Source: an optimization exercise on an open RTL-to-GDS flow (aim: small area). Production flows keep margins and buffers that such runs may drop.
In this exercise RTL edits were held to simulation tests only and were not proved equivalent to the original.
Some runs may be left out. An edit can pass the tests and still lose a function that they never use.

### Track usage over the die, run 1

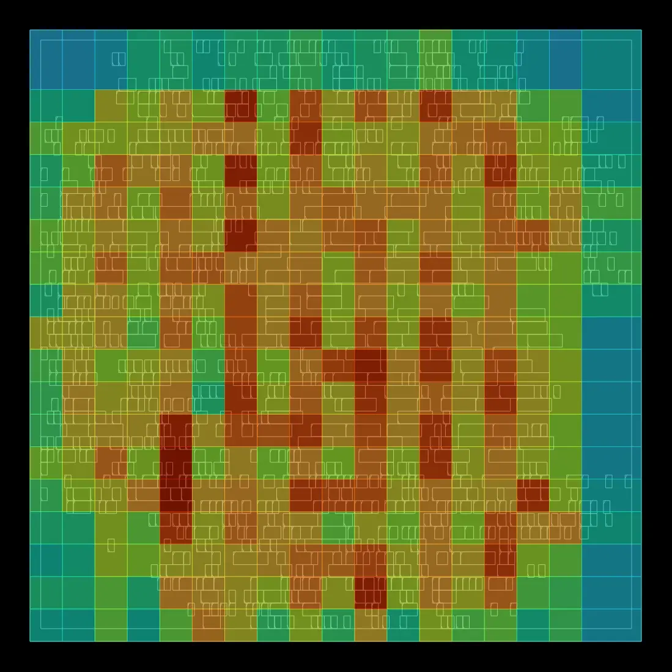
### Metal 4, run 1

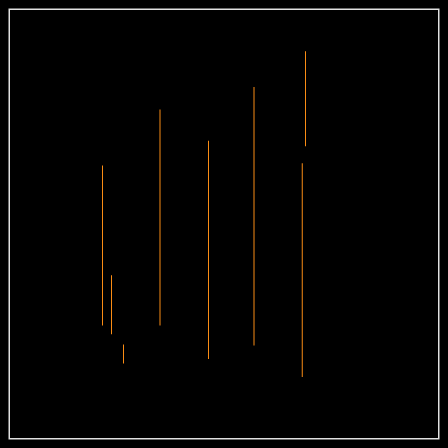
### Metal 1, run 1

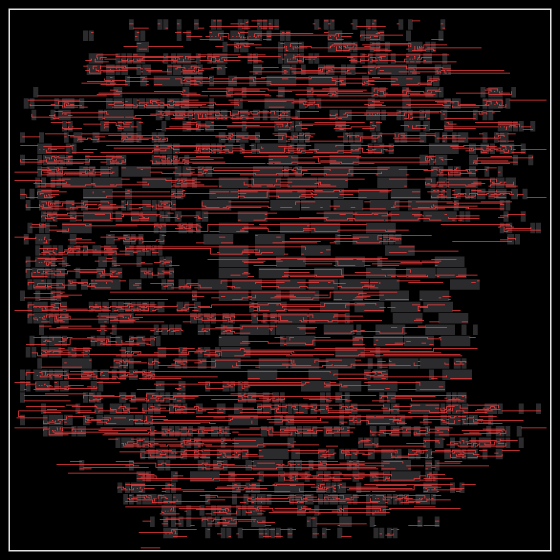
### The metal 3 layer, run 1

Bar = 50 microns.
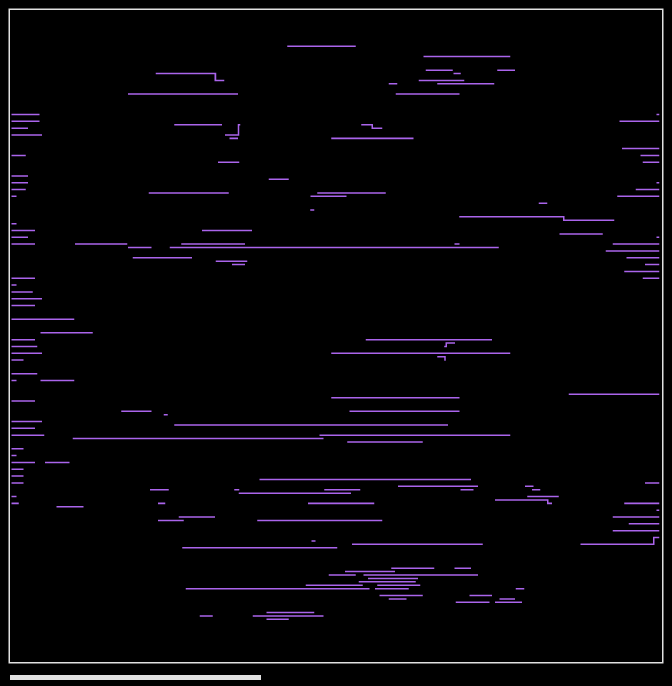
==> flow/design.v, too long to show whole: its modules and the start of the top module <==
// module cell_a2111oi_0: 45 lines
// module cell_a211oi_1: 35 lines
// module cell_a21o_1: 15 lines
// module cell_a21oi_1: 25 lines
// module cell_a221o_1: 23 lines
// module cell_a221oi_1: 61 lines
// module cell_a222oi_1: 111 lines
// module cell_a22oi_1: 43 lines
// module cell_a311oi_1: 49 lines
// module cell_a31oi_1: 35 lines
// module cell_a32oi_1: 61 lines
// module cell_and2_0: 11 lines
// module cell_and3_1: 15 lines
// module cell_clkinv_1: 9 lines
// module cell_fa_1: 58 lines
// module cell_nand2_1: 15 lines
// module cell_nand2b_1: 13 lines
// module cell_nand3_1: 21 lines
// module cell_nand4_1: 27 lines
// module cell_nor2_1: 15 lines
// module cell_nor2b_1: 13 lines
// module cell_nor3_1: 21 lines
// module cell_nor4_1: 27 lines
// module cell_nor4bb_1: 23 lines
// module cell_o211ai_1: 27 lines
// module cell_o21a_1: 17 lines
// module cell_o21ai_0: 21 lines
// module cell_o221a_1: 37 lines
// module cell_o221ai_1: 33 lines
// module cell_o22ai_1: 27 lines
// module cell_o31ai_1: 27 lines
// module cell_o32a_1: 37 lines
// module cell_o32ai_1: 33 lines
// module cell_o41ai_1: 33 lines
// module cell_or2_0: 11 lines
// module cell_or3_1: 15 lines
// module cell_xnor2_1: 19 lines
// module dna_deletion_decoder: 5988 lines
module dna_deletion_decoder(clk, rst, word_in, reverse_needed, word_out);
  // ...
==> flow/flow/run.sh <==
#!/bin/bash
set -euo pipefail
cd "$(dirname "$0")/.."
W=$PWD
RES=$W/orfs/results/${FLOW_PLATFORM:-sky130hd}/dna_deletion_decoder/base
YOSYS=yosys
if [[ -x $FLOW_HOME/../tools/install/yosys/bin/yosys ]]; then
  YOSYS=$FLOW_HOME/../tools/install/yosys/bin/yosys
fi

# 1. the standard synthesis (kept for reference)
bash standard.sh synth > flow_1_standard_synth.log 2>&1
cp "$RES/1_2_yosys.v" flow_standard_netlist.v

# 2. the RTL's cells as the platform's cells
$YOSYS -c flow/netlist.tcl > flow_2_netlist.log 2>&1
if grep -oE '\\[^ ]+' netlist.v | grep -q '[/:]'; then
  echo "netlist has names with / or :" >&2
  exit 1
fi
cp netlist.v "$RES/1_2_yosys.v"
rm -f "$RES/1_synth.odb"
bash standard.sh synth > flow_3_synth_odb.log 2>&1

# 3. the standard layout, port buffers of buf_1
bash standard.sh "BUFFER_PORTS_ARGS=-buffer_cell sky130_fd_sc_hd__buf_1" finish > flow_4_layout.log 2>&1
test -s out/final.def
==> flow/flow/netlist.tcl <==
# Reads the RTL (a netlist of cell_X modules) and makes every cell_X
# instance the platform cell sky130_fd_sc_hd__X, whose function cell_X
# copies.  Writes netlist.v.
yosys -import
set lib $::env(FLOW_HOME)/platforms/sky130hd/lib/sky130_fd_sc_hd__tt_025C_1v80.lib
set top $::env(FLOW_TOP)
read_liberty -lib $lib
read_verilog -sv $::env(FLOW_DESIGN)
hierarchy -check -top $top
set f [open $::env(FLOW_DESIGN) r]
set text [read $f]
close $f
foreach m [lsort -unique [regexp -all -inline {\mcell_[A-Za-z0-9_]+} $text]] {
  set c [string range $m 5 end]
  chtype -map $m sky130_fd_sc_hd__$c
}
hierarchy -top $top
opt_clean
check -assert -mapped
tee -o netlist_stat.txt stat -liberty $lib
write_verilog -noattr -nohex -nodec netlist.v
==> flow/standard.sh <==
#!/bin/bash
# synth_recipe.tcl (not shown) runs the flow's synth.tcl, then flattens the netlist and writes it again
# the make line also repeats each setting of config.mk as NAME=value (left out here)
make -C /OpenROAD-flow-scripts/flow DESIGN_CONFIG=/design/flow/config.mk WORK_HOME=/design/flow/orfs CLKGATE_MAP_FILE= SYNTH_SCRIPT=/design/flow/synth_recipe.tcl "${@:-finish}"
==> flow/config.mk <==
export PLATFORM = sky130hd
export DESIGN_NAME = dna_deletion_decoder
export DESIGN_NICKNAME = dna_deletion_decoder
export VERILOG_FILES = /design/flow/design.v
export SDC_FILE = /design/flow/constraint.sdc
export NUM_CORES = 4
export LEC_CHECK = 0
export CAP_MARGIN = 0
export CORE_MARGIN = 2
export CORE_UTILIZATION = 40
export GPL_TIMING_DRIVEN = 0
export SLEW_MARGIN = 0
==> flow/constraint.sdc <==
create_clock -name core_clock -period 240.0 [get_ports {clk}]
set_input_delay 48.0000 -clock core_clock [delete_from_list [all_inputs] [get_ports {clk}]]
set_output_delay 48.0000 -clock core_clock [all_outputs]
set_load 0.01 [all_outputs]
==> impl_metrics.tcl, run 1 <==
set metrics [dict create \
    outcome "timing/DRC/antenna clean" \
    ant_nets 0 \
    finalMaxSlewViolations 0 \
    clkCellAreaFrac_pct 0 \
    wl_microns 21970 \
    nonClockBufferCount 128 \
    tightestPinTransition_ps 1336 \
    track_usage_pct 25.80 \
    critPathMaxFanout 27 \
    die_x_microns 130.0 \
    nFillCells 1672 \
    nNetsFinal 1182 \
    hold_violations 0 \
    gr-total-overflow 0 \
    syn_area_sq_um 6347 \
    io_buffer_count 127 \
    slowest_stage "clkinv_1" \
    crit_cells 83 \
    startpoint_type "primary input" \
    yosys_warnings 0 \
    num_rows 46 \
    tap_cells 216 \
    first_pass_iters 6 \
    largest_class "multi-input gates" \
    avgSynthCellArea_sq_um 7.364 \
    die_y_microns 130.0 \
    finalSetupTns_ps 0 \
    crit_arrival_ps 70220 \
    dieArea_sq_um 16890 \
    worstSetupPathType "in -> out" \
    drv_cap 0 \
    drc 0 \
    cts_hold_buf 0 \
    grt_pass1_wl_microns 34030 \
    grt_max_degree 35 \
    antenna_found_initial 0 \
    multi_input_gates 714 \
    drive_above_1_share_pct 0.4040 \
    seq_area_share_pct 0 \
    core_region_area_sq_um 15710 \
    cp_num_buf_inv 13 \
    slew_headroom_pct 10.01 \
    cp_data_required_time_ps 192000 \
    nClkBuffers 0 \
    end_kind "output pin" \
    mappedNetlistNets 1052 \
    multiInputGateArea_sq_um 5799 \
    drt-initial-drc-count 565 \
    regArea_sq_um 0 \
]
Back to the opening pictures, 'Track usage over the die':
Core Util, Final: 45.29%
DR WL/cell: 18.22 microns
gr busiest metal: met2
met3 usage: 2.829%
met1 GRT Util: 38.73%

Back to the opening pictures, 'Metal 4':
main direction: vertical
wire length on this layer: 374 microns
share of all routed wire: 1.7%
nets with wire on the layer: 8

Back to the opening pictures, 'Metal 1':
main direction: horizontal
share of all routed wire: 47%

Back to the opening pictures, 'The metal 3 layer':
longest straight run: 65.3 microns
main direction: horizontal
share of all routed wire: 6.1%

==> run 1: layer usage <==
metal  track usage [%]  up-vias  share of wire, %
met1             38.73     3297                47
met3             2.829       17               6.1
li1                  -     3419                 -
met4             3.858        0               1.7
met2             41.15      239                46
met5                 0        -                 0
==> run 1: per-stage QoR <==
stage	cells	worst slack [ps]
3_3_place_gp	1205	120130
2_1_floorplan	862	124650
4_1_cts	1206	121780
3_5_place_dp	1206	121840
6_report	1206	121780
5_1_grt	1206	119680
==> run 1: cells in the final DEF (no fill, tap or decap), types with 2 or more instances in the layout <==
cell type / instances
a311oi_1: 3
buf_1: 127
a21oi_1: 56
a2111oi_0: 4
a221oi_1: 4
fa_1: 123
o31ai_1: 2
or3_1: 3
and3_1: 3
and2_0: 5
nand3_1: 5
clkinv_1: 148
o221a_1: 2
o22ai_1: 65
a31oi_1: 5
o32a_1: 2
or2_0: 11
o21ai_0: 93
a221o_1: 2
nor3_1: 13
nor2_1: 130
o211ai_1: 2
nor4_1: 3
nor2b_1: 33
a211oi_1: 5
a222oi_1: 44
a21o_1: 2
o221ai_1: 16
nand2_1: 61
a22oi_1: 3
o32ai_1: 3
fa_2: 2
==> run 2: changes to the inputs <==
--- a/flow/config.mk
+++ b/flow/config.mk
@@ -6,7 +6,7 @@
 export NUM_CORES = 4
 export LEC_CHECK = 0
-export CAP_MARGIN = 0
+export CAP_MARGIN = 20
 export CORE_MARGIN = 2
 export CORE_UTILIZATION = 40
 export GPL_TIMING_DRIVEN = 0
-export SLEW_MARGIN = 0
+export SLEW_MARGIN = 20
==> run 2 against run 1 <==
Effect of this change:
- via count grew 1.2%
- critical path depth is the same
- still clean
- critical endpoint unchanged
- sequential share of layout area is the same
- hold slack gained 5.2 ps
- count of clock-buffer cells in the layout is the same
- synthesized cell count is the same
- largest cell class unchanged
==> impl_metrics.tcl, run 2 <==
set metrics [dict create \
    outcome "timing/DRC/antenna clean" \
    cp_num_buf_inv 13 \
    dieArea_sq_um 16890 \
    grt_pass1_wl_microns 34100 \
    regArea_sq_um 0 \
    io_buffer_count 127 \
    yosys_warnings 0 \
    max_freq_mhz 8.468 \
    avgSynthCellArea_sq_um 7.364 \
    gr-total-overflow 0 \
    first_pass_iters 6 \
    die_x_microns 130.0 \
    grt_max_degree 32 \
    crit_cells 83 \
    finalMaxSlewViolations 0 \
    end_kind "output pin" \
    core_region_area_sq_um 15710 \
    track_usage_pct 25.89 \
    slew_headroom_pct 28.55 \
    flops_and_latches 0 \
    slowest_stage "clkinv_1" \
    critPathMaxFanout 27 \
    finalSetupTns_ps 0 \
    drc 0 \
    cp_data_required_time_ps 192000 \
    cts_hold_buf 0 \
    drive_above_1_share_pct 0.6048 \
    nClkBuffers 0 \
    syn_area_sq_um 6347 \
    drt-initial-drc-count 649 \
    fin_ws_ps 121910 \
    worstSetupPathType "in -> out" \
    nNetsFinal 1184 \
    num_rows 46 \
    drv_cap 0 \
    wl_microns 21970 \
    startpoint_type "primary input" \
    wl_per_cell_microns 18.19 \
    final_cell_mix "clkinv_1, nor2_1, buf_1, fa_1, o21ai_0" \
    antenna_found_initial 0 \
    post-route-min-period_ps 118090 \
    tightestPinTransition_ps 1060 \
    hold_violations 0 \
    die_y_microns 130.0 \
    final_common_cell "clkinv_1" \
    layout_worst_path_cycle_share_pct 49.20 \
    ant_nets 0 \
]
==> run 2: cell count changes in the layout (fill, tap and decap cells not counted) <==
cell,previous run,this run
a2111oi_1,0,1
a2111oi_0,4,3
o21ai_0,93,82
buf_2,0,1
nor2_2,1,0
buf_16,0,2
o21ai_1,1,12
nor2_4,0,1
buf_8,1,0
==> run 2: metrics by stage <==
step	cells	utilization, %	area, sq um
final	1208	45.62	7168
after global routing	1208	45.62	7168
after CTS	1208	45.61	7167
after detailed placement	1208	45.61	7167
after global placement	1205	45.15	7094
after floorplan	862	-	6347
==> run 2: final cells by class <==
cell class                 count  area [sq um]
fill                        1679          8544
inverter                     148         555.5
multi-input combinational    714          5806
tap                          216         270.3
timing repair buffer         130         536.8
==> run 2: metal layers <==
metal  global-route usage, %  vias up  share of wire (%)
met2                   40.78      238                 45
li1                        -     3425                  -
met3                   2.173       22                5.7
met1                   39.46     3369                 47
met5                       0        -                  0
met4                   4.491        0                2.0
==> run 2: worst min-delay path: stages <==
cell      delay (ps)
buf_1            110
clkinv_1          90
a222oi_1          60
buf_1            130
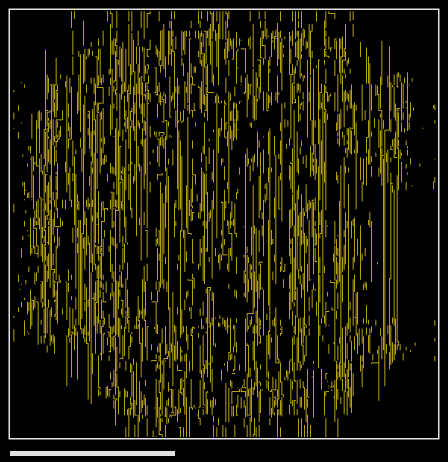
*Metal 2, run 2*
Bar = 50 microns.
wire length on this layer: 9940 microns
nets with wire on the layer: 999
main direction: vertical
longest straight run: 77.7 microns

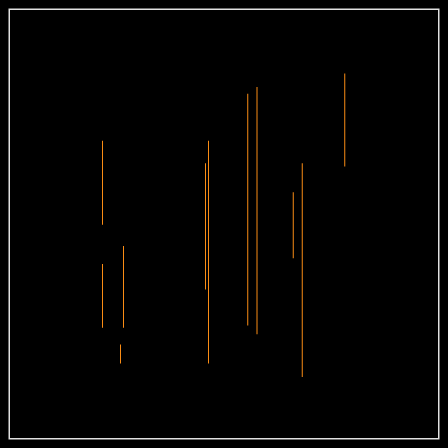
*Metal 4, run 2*
longest straight run: 74.8 microns
share of all routed wire: 2.0%

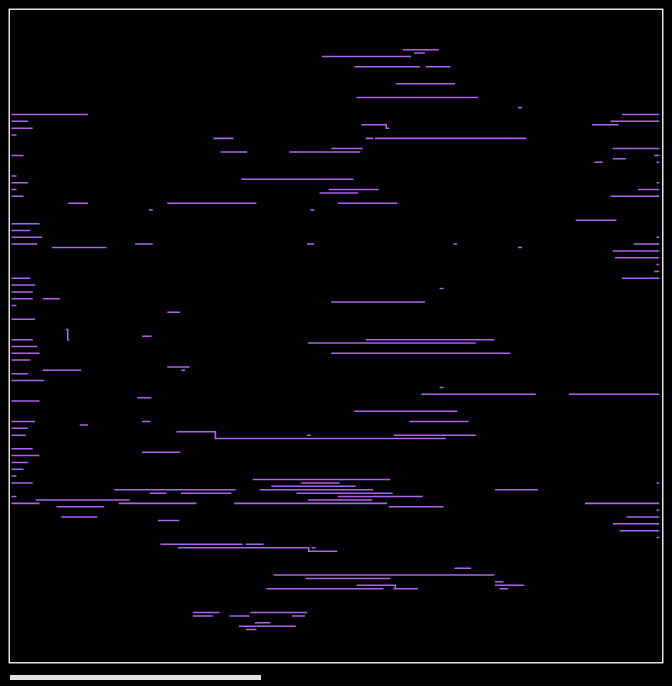
*The metal 3 layer, run 2*
Bar = 50 microns.
share of all routed wire: 5.7%
main direction: horizontal

==> run 3: too many edits to list; what changed since run 2 <==
flow/design.v: 7096 -> 6960 lines; modules unchanged: 34
  cell_nor3b_1: new, 19 lines
  cell_o21bai_1: new, 19 lines
  cell_o22a_1: new, 27 lines
  cell_xor2_1: new, 19 lines
  dna_deletion_decoder: edited, 5988 -> 5847 lines
  removed: cell_a221o_1, cell_o221a_1, cell_xnor2_1
==> module cell_xor2_1 as of run 3 <==
module cell_xor2_1(A, B, X);
  input A;
  wire A;
  input B;
  wire B;
  output X;
  wire X;
  wire _0_;
  wire _1_;
  wire _2_;
  wire _3_;
  wire _4_;
  assign _2_ = A & _0_;
  assign _3_ = _1_ & B;
  assign _4_ = _2_ | _3_;
  assign _0_ = ~B;
  assign _1_ = ~A;
  assign X = _4_;
endmodule
==> module cell_o21bai_1 as of run 3 <==
module cell_o21bai_1(A1, A2, Y, B1_N);
  input A1;
  wire A1;
  input A2;
  wire A2;
  output Y;
  wire Y;
  input B1_N;
  wire B1_N;
  wire _0_;
  wire _1_;
  wire _2_;
  wire _3_;
  assign _2_ = _0_ & _1_;
  assign _3_ = _2_ | B1_N;
  assign _0_ = ~A1;
  assign _1_ = ~A2;
  assign Y = _3_;
endmodule
==> module cell_nor3b_1 as of run 3 <==
module cell_nor3b_1(A, B, Y, C_N);
  input A;
  wire A;
  input B;
  wire B;
  output Y;
  wire Y;
  input C_N;
  wire C_N;
  wire _0_;
  wire _1_;
  wire _2_;
  wire _3_;
  assign _2_ = _0_ & _1_;
  assign _3_ = _2_ & C_N;
  assign _0_ = ~A;
  assign _1_ = ~B;
  assign Y = _3_;
endmodule
==> module cell_o22a_1 as of run 3 <==
module cell_o22a_1(A1, A2, B1, B2, X);
  input A1;
  wire A1;
  input A2;
  wire A2;
  input B1;
  wire B1;
  input B2;
  wire B2;
  output X;
  wire X;
  wire _00_;
  wire _01_;
  wire _02_;
  wire _03_;
  wire _04_;
  wire _05_;
  wire _06_;
  assign _00_ = A1 & B1;
  assign _01_ = A2 & B1;
  assign _02_ = A1 & B2;
  assign _03_ = A2 & B2;
  assign _04_ = _00_ | _01_;
  assign _05_ = _04_ | _02_;
  assign _06_ = _05_ | _03_;
  assign X = _06_;
endmodule
--- a/flow/config.mk
+++ b/flow/config.mk
@@ -6,7 +6,7 @@
 export NUM_CORES = 4
 export LEC_CHECK = 0
-export CAP_MARGIN = 20
+export CAP_MARGIN = 0
 export CORE_MARGIN = 2
 export CORE_UTILIZATION = 40
 export GPL_TIMING_DRIVEN = 0
-export SLEW_MARGIN = 20
+export SLEW_MARGIN = 0
==> run 3 against run 2 <==
Effect of this change:
- critical path type unchanged
- non-clock buffer count stayed put
- cell area is 2.0% lower
- die area is 1.5% lower
- largest cell class unchanged
==> impl_metrics.tcl, run 3 <==
set metrics [dict create \
    track_usage_pct 27.69 \
    critPathMaxFanout 13 \
    design_area_sq_um 7025 \
    layout_worst_path_cycle_share_pct 49.05 \
    flops_and_latches 0 \
    finalMaxSlewViolations 0 \
    num_rows 45 \
    slew_headroom_pct 4.158 \
    final_cell_mix "clkinv_1, buf_1, fa_1, nor2_1, o21ai_0" \
    fin_hold_ws_ps 96400 \
    hold_violations 0 \
    post-route-min-period_ps 117730 \
    syn_area_sq_um 6250 \
    startpoint_type "primary input" \
    wl_microns 23060 \
    multiInputGateArea_sq_um 5683 \
    nFillCells 1564 \
    layout.cells.non_filler 1178 \
    grt_pass1_wl_microns 35480 \
    drive_above_1_share_pct 0.6205 \
    placedInstanceArea_sq_um 7020 \
    cp_data_required_time_ps 192000 \
    regArea_sq_um 0 \
    nNetsFinal 1159 \
    max_freq_mhz 8.494 \
    nClkBuffers 0 \
    drc 0 \
    drv_cap 0 \
    finalSetupTns_ps 0 \
    grt_max_degree 38 \
    core_region_area_sq_um 15260 \
    gr-total-overflow 0 \
    final_common_cell "clkinv_1" \
    drt-initial-drc-count 998 \
    worstSetupPathType "in -> out" \
    outcome "timing/DRC/antenna clean" \
    antenna_found_initial 0 \
    dieArea_sq_um 16640 \
    dr_total_vias 7014 \
    slowest_stage "o41ai_1" \
    die_x_microns 129.0 \
    critPathMaxStageDelay_ps 1120 \
    fin_ws_ps 122270 \
    io_buffer_count 127 \
    post-dp-hpwl_microns 19700 \
    tightestPinTransition_ps 1423 \
    placedCellCount 1177 \
    yosys_warnings 0 \
    die_y_microns 129.0 \
    first_pass_iters 7 \
]
==> run 3: metal layers <==
metal  wire, microns  vias to the layer above  track usage [%]  share of wire, %
met5               0                        -                0                 0
met4             351                        0            3.708               1.5
met3            1772                       18            3.410               7.7
met2           10590                      284            44.07                46
met1           10340                     3368            41.64                45
li1                -                     3344                -                 -
==> run 3: layout make-up <==
type / instances / area share [%]
Tap cell: 211 / 3.758
Multi-Input combinational cell: 684 / 80.89
Inverter: 153 / 8.175
Timing Repair Buffer: 130 / 7.177
==> run 3: critical path, delay by kind of cell <==
family | cells | cell delay, ps
AO/OA/AOI/OAI | 12 | 4150
adder cells (fa/ha/maj) | 18 | 8990
buffers and inverters | 19 | 2880
AND/OR/NAND/NOR | 29 | 5680
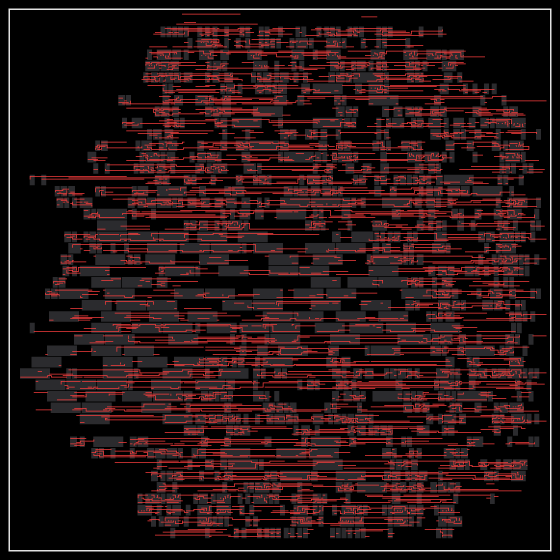
*Metal 1, run 3*
wire length on this layer: 10300 microns
main direction: horizontal

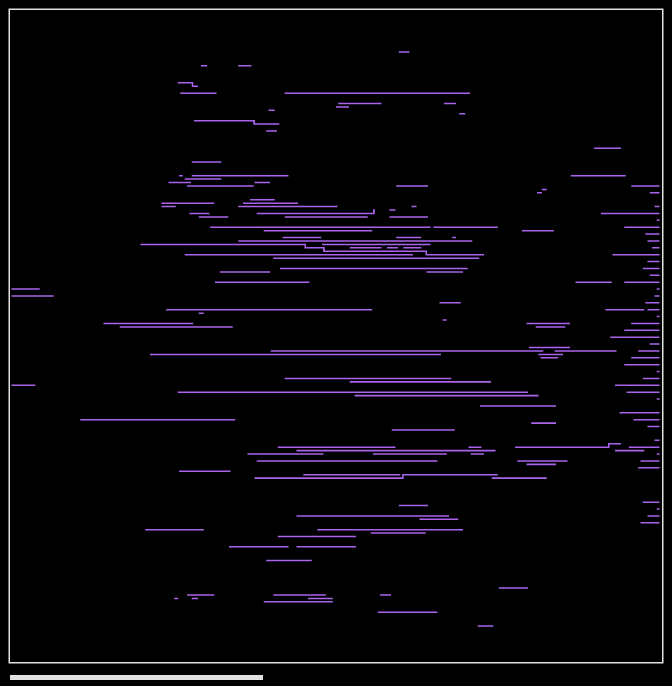
*The metal 3 layer, run 3*
Bar = 50 microns.
nets with wire on the layer: 138
main direction: horizontal
longest straight run: 69.0 microns
wire length on this layer: 1770 microns

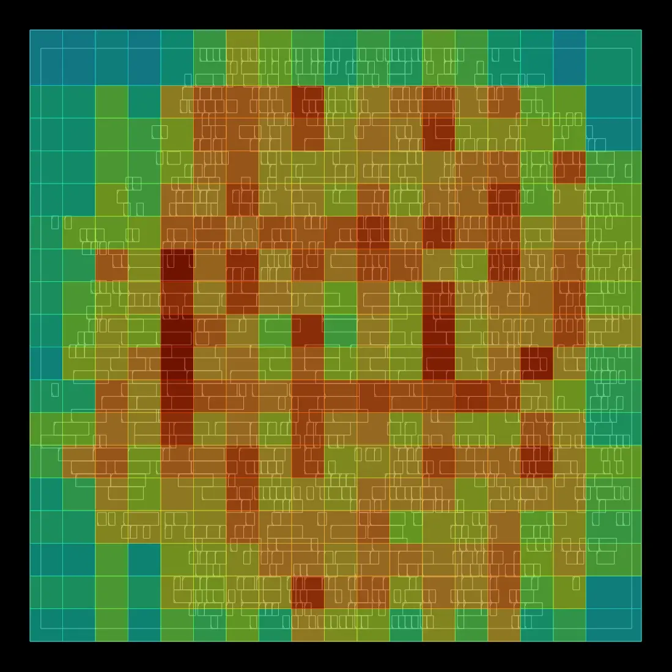
*Track usage over the die, run 3*
Core Util, Final: 46.04%
met3 usage: 3.410%
met2 Use GR: 44.07%
met1 GRT Util: 41.64%
DR WL/cell: 19.57 microns

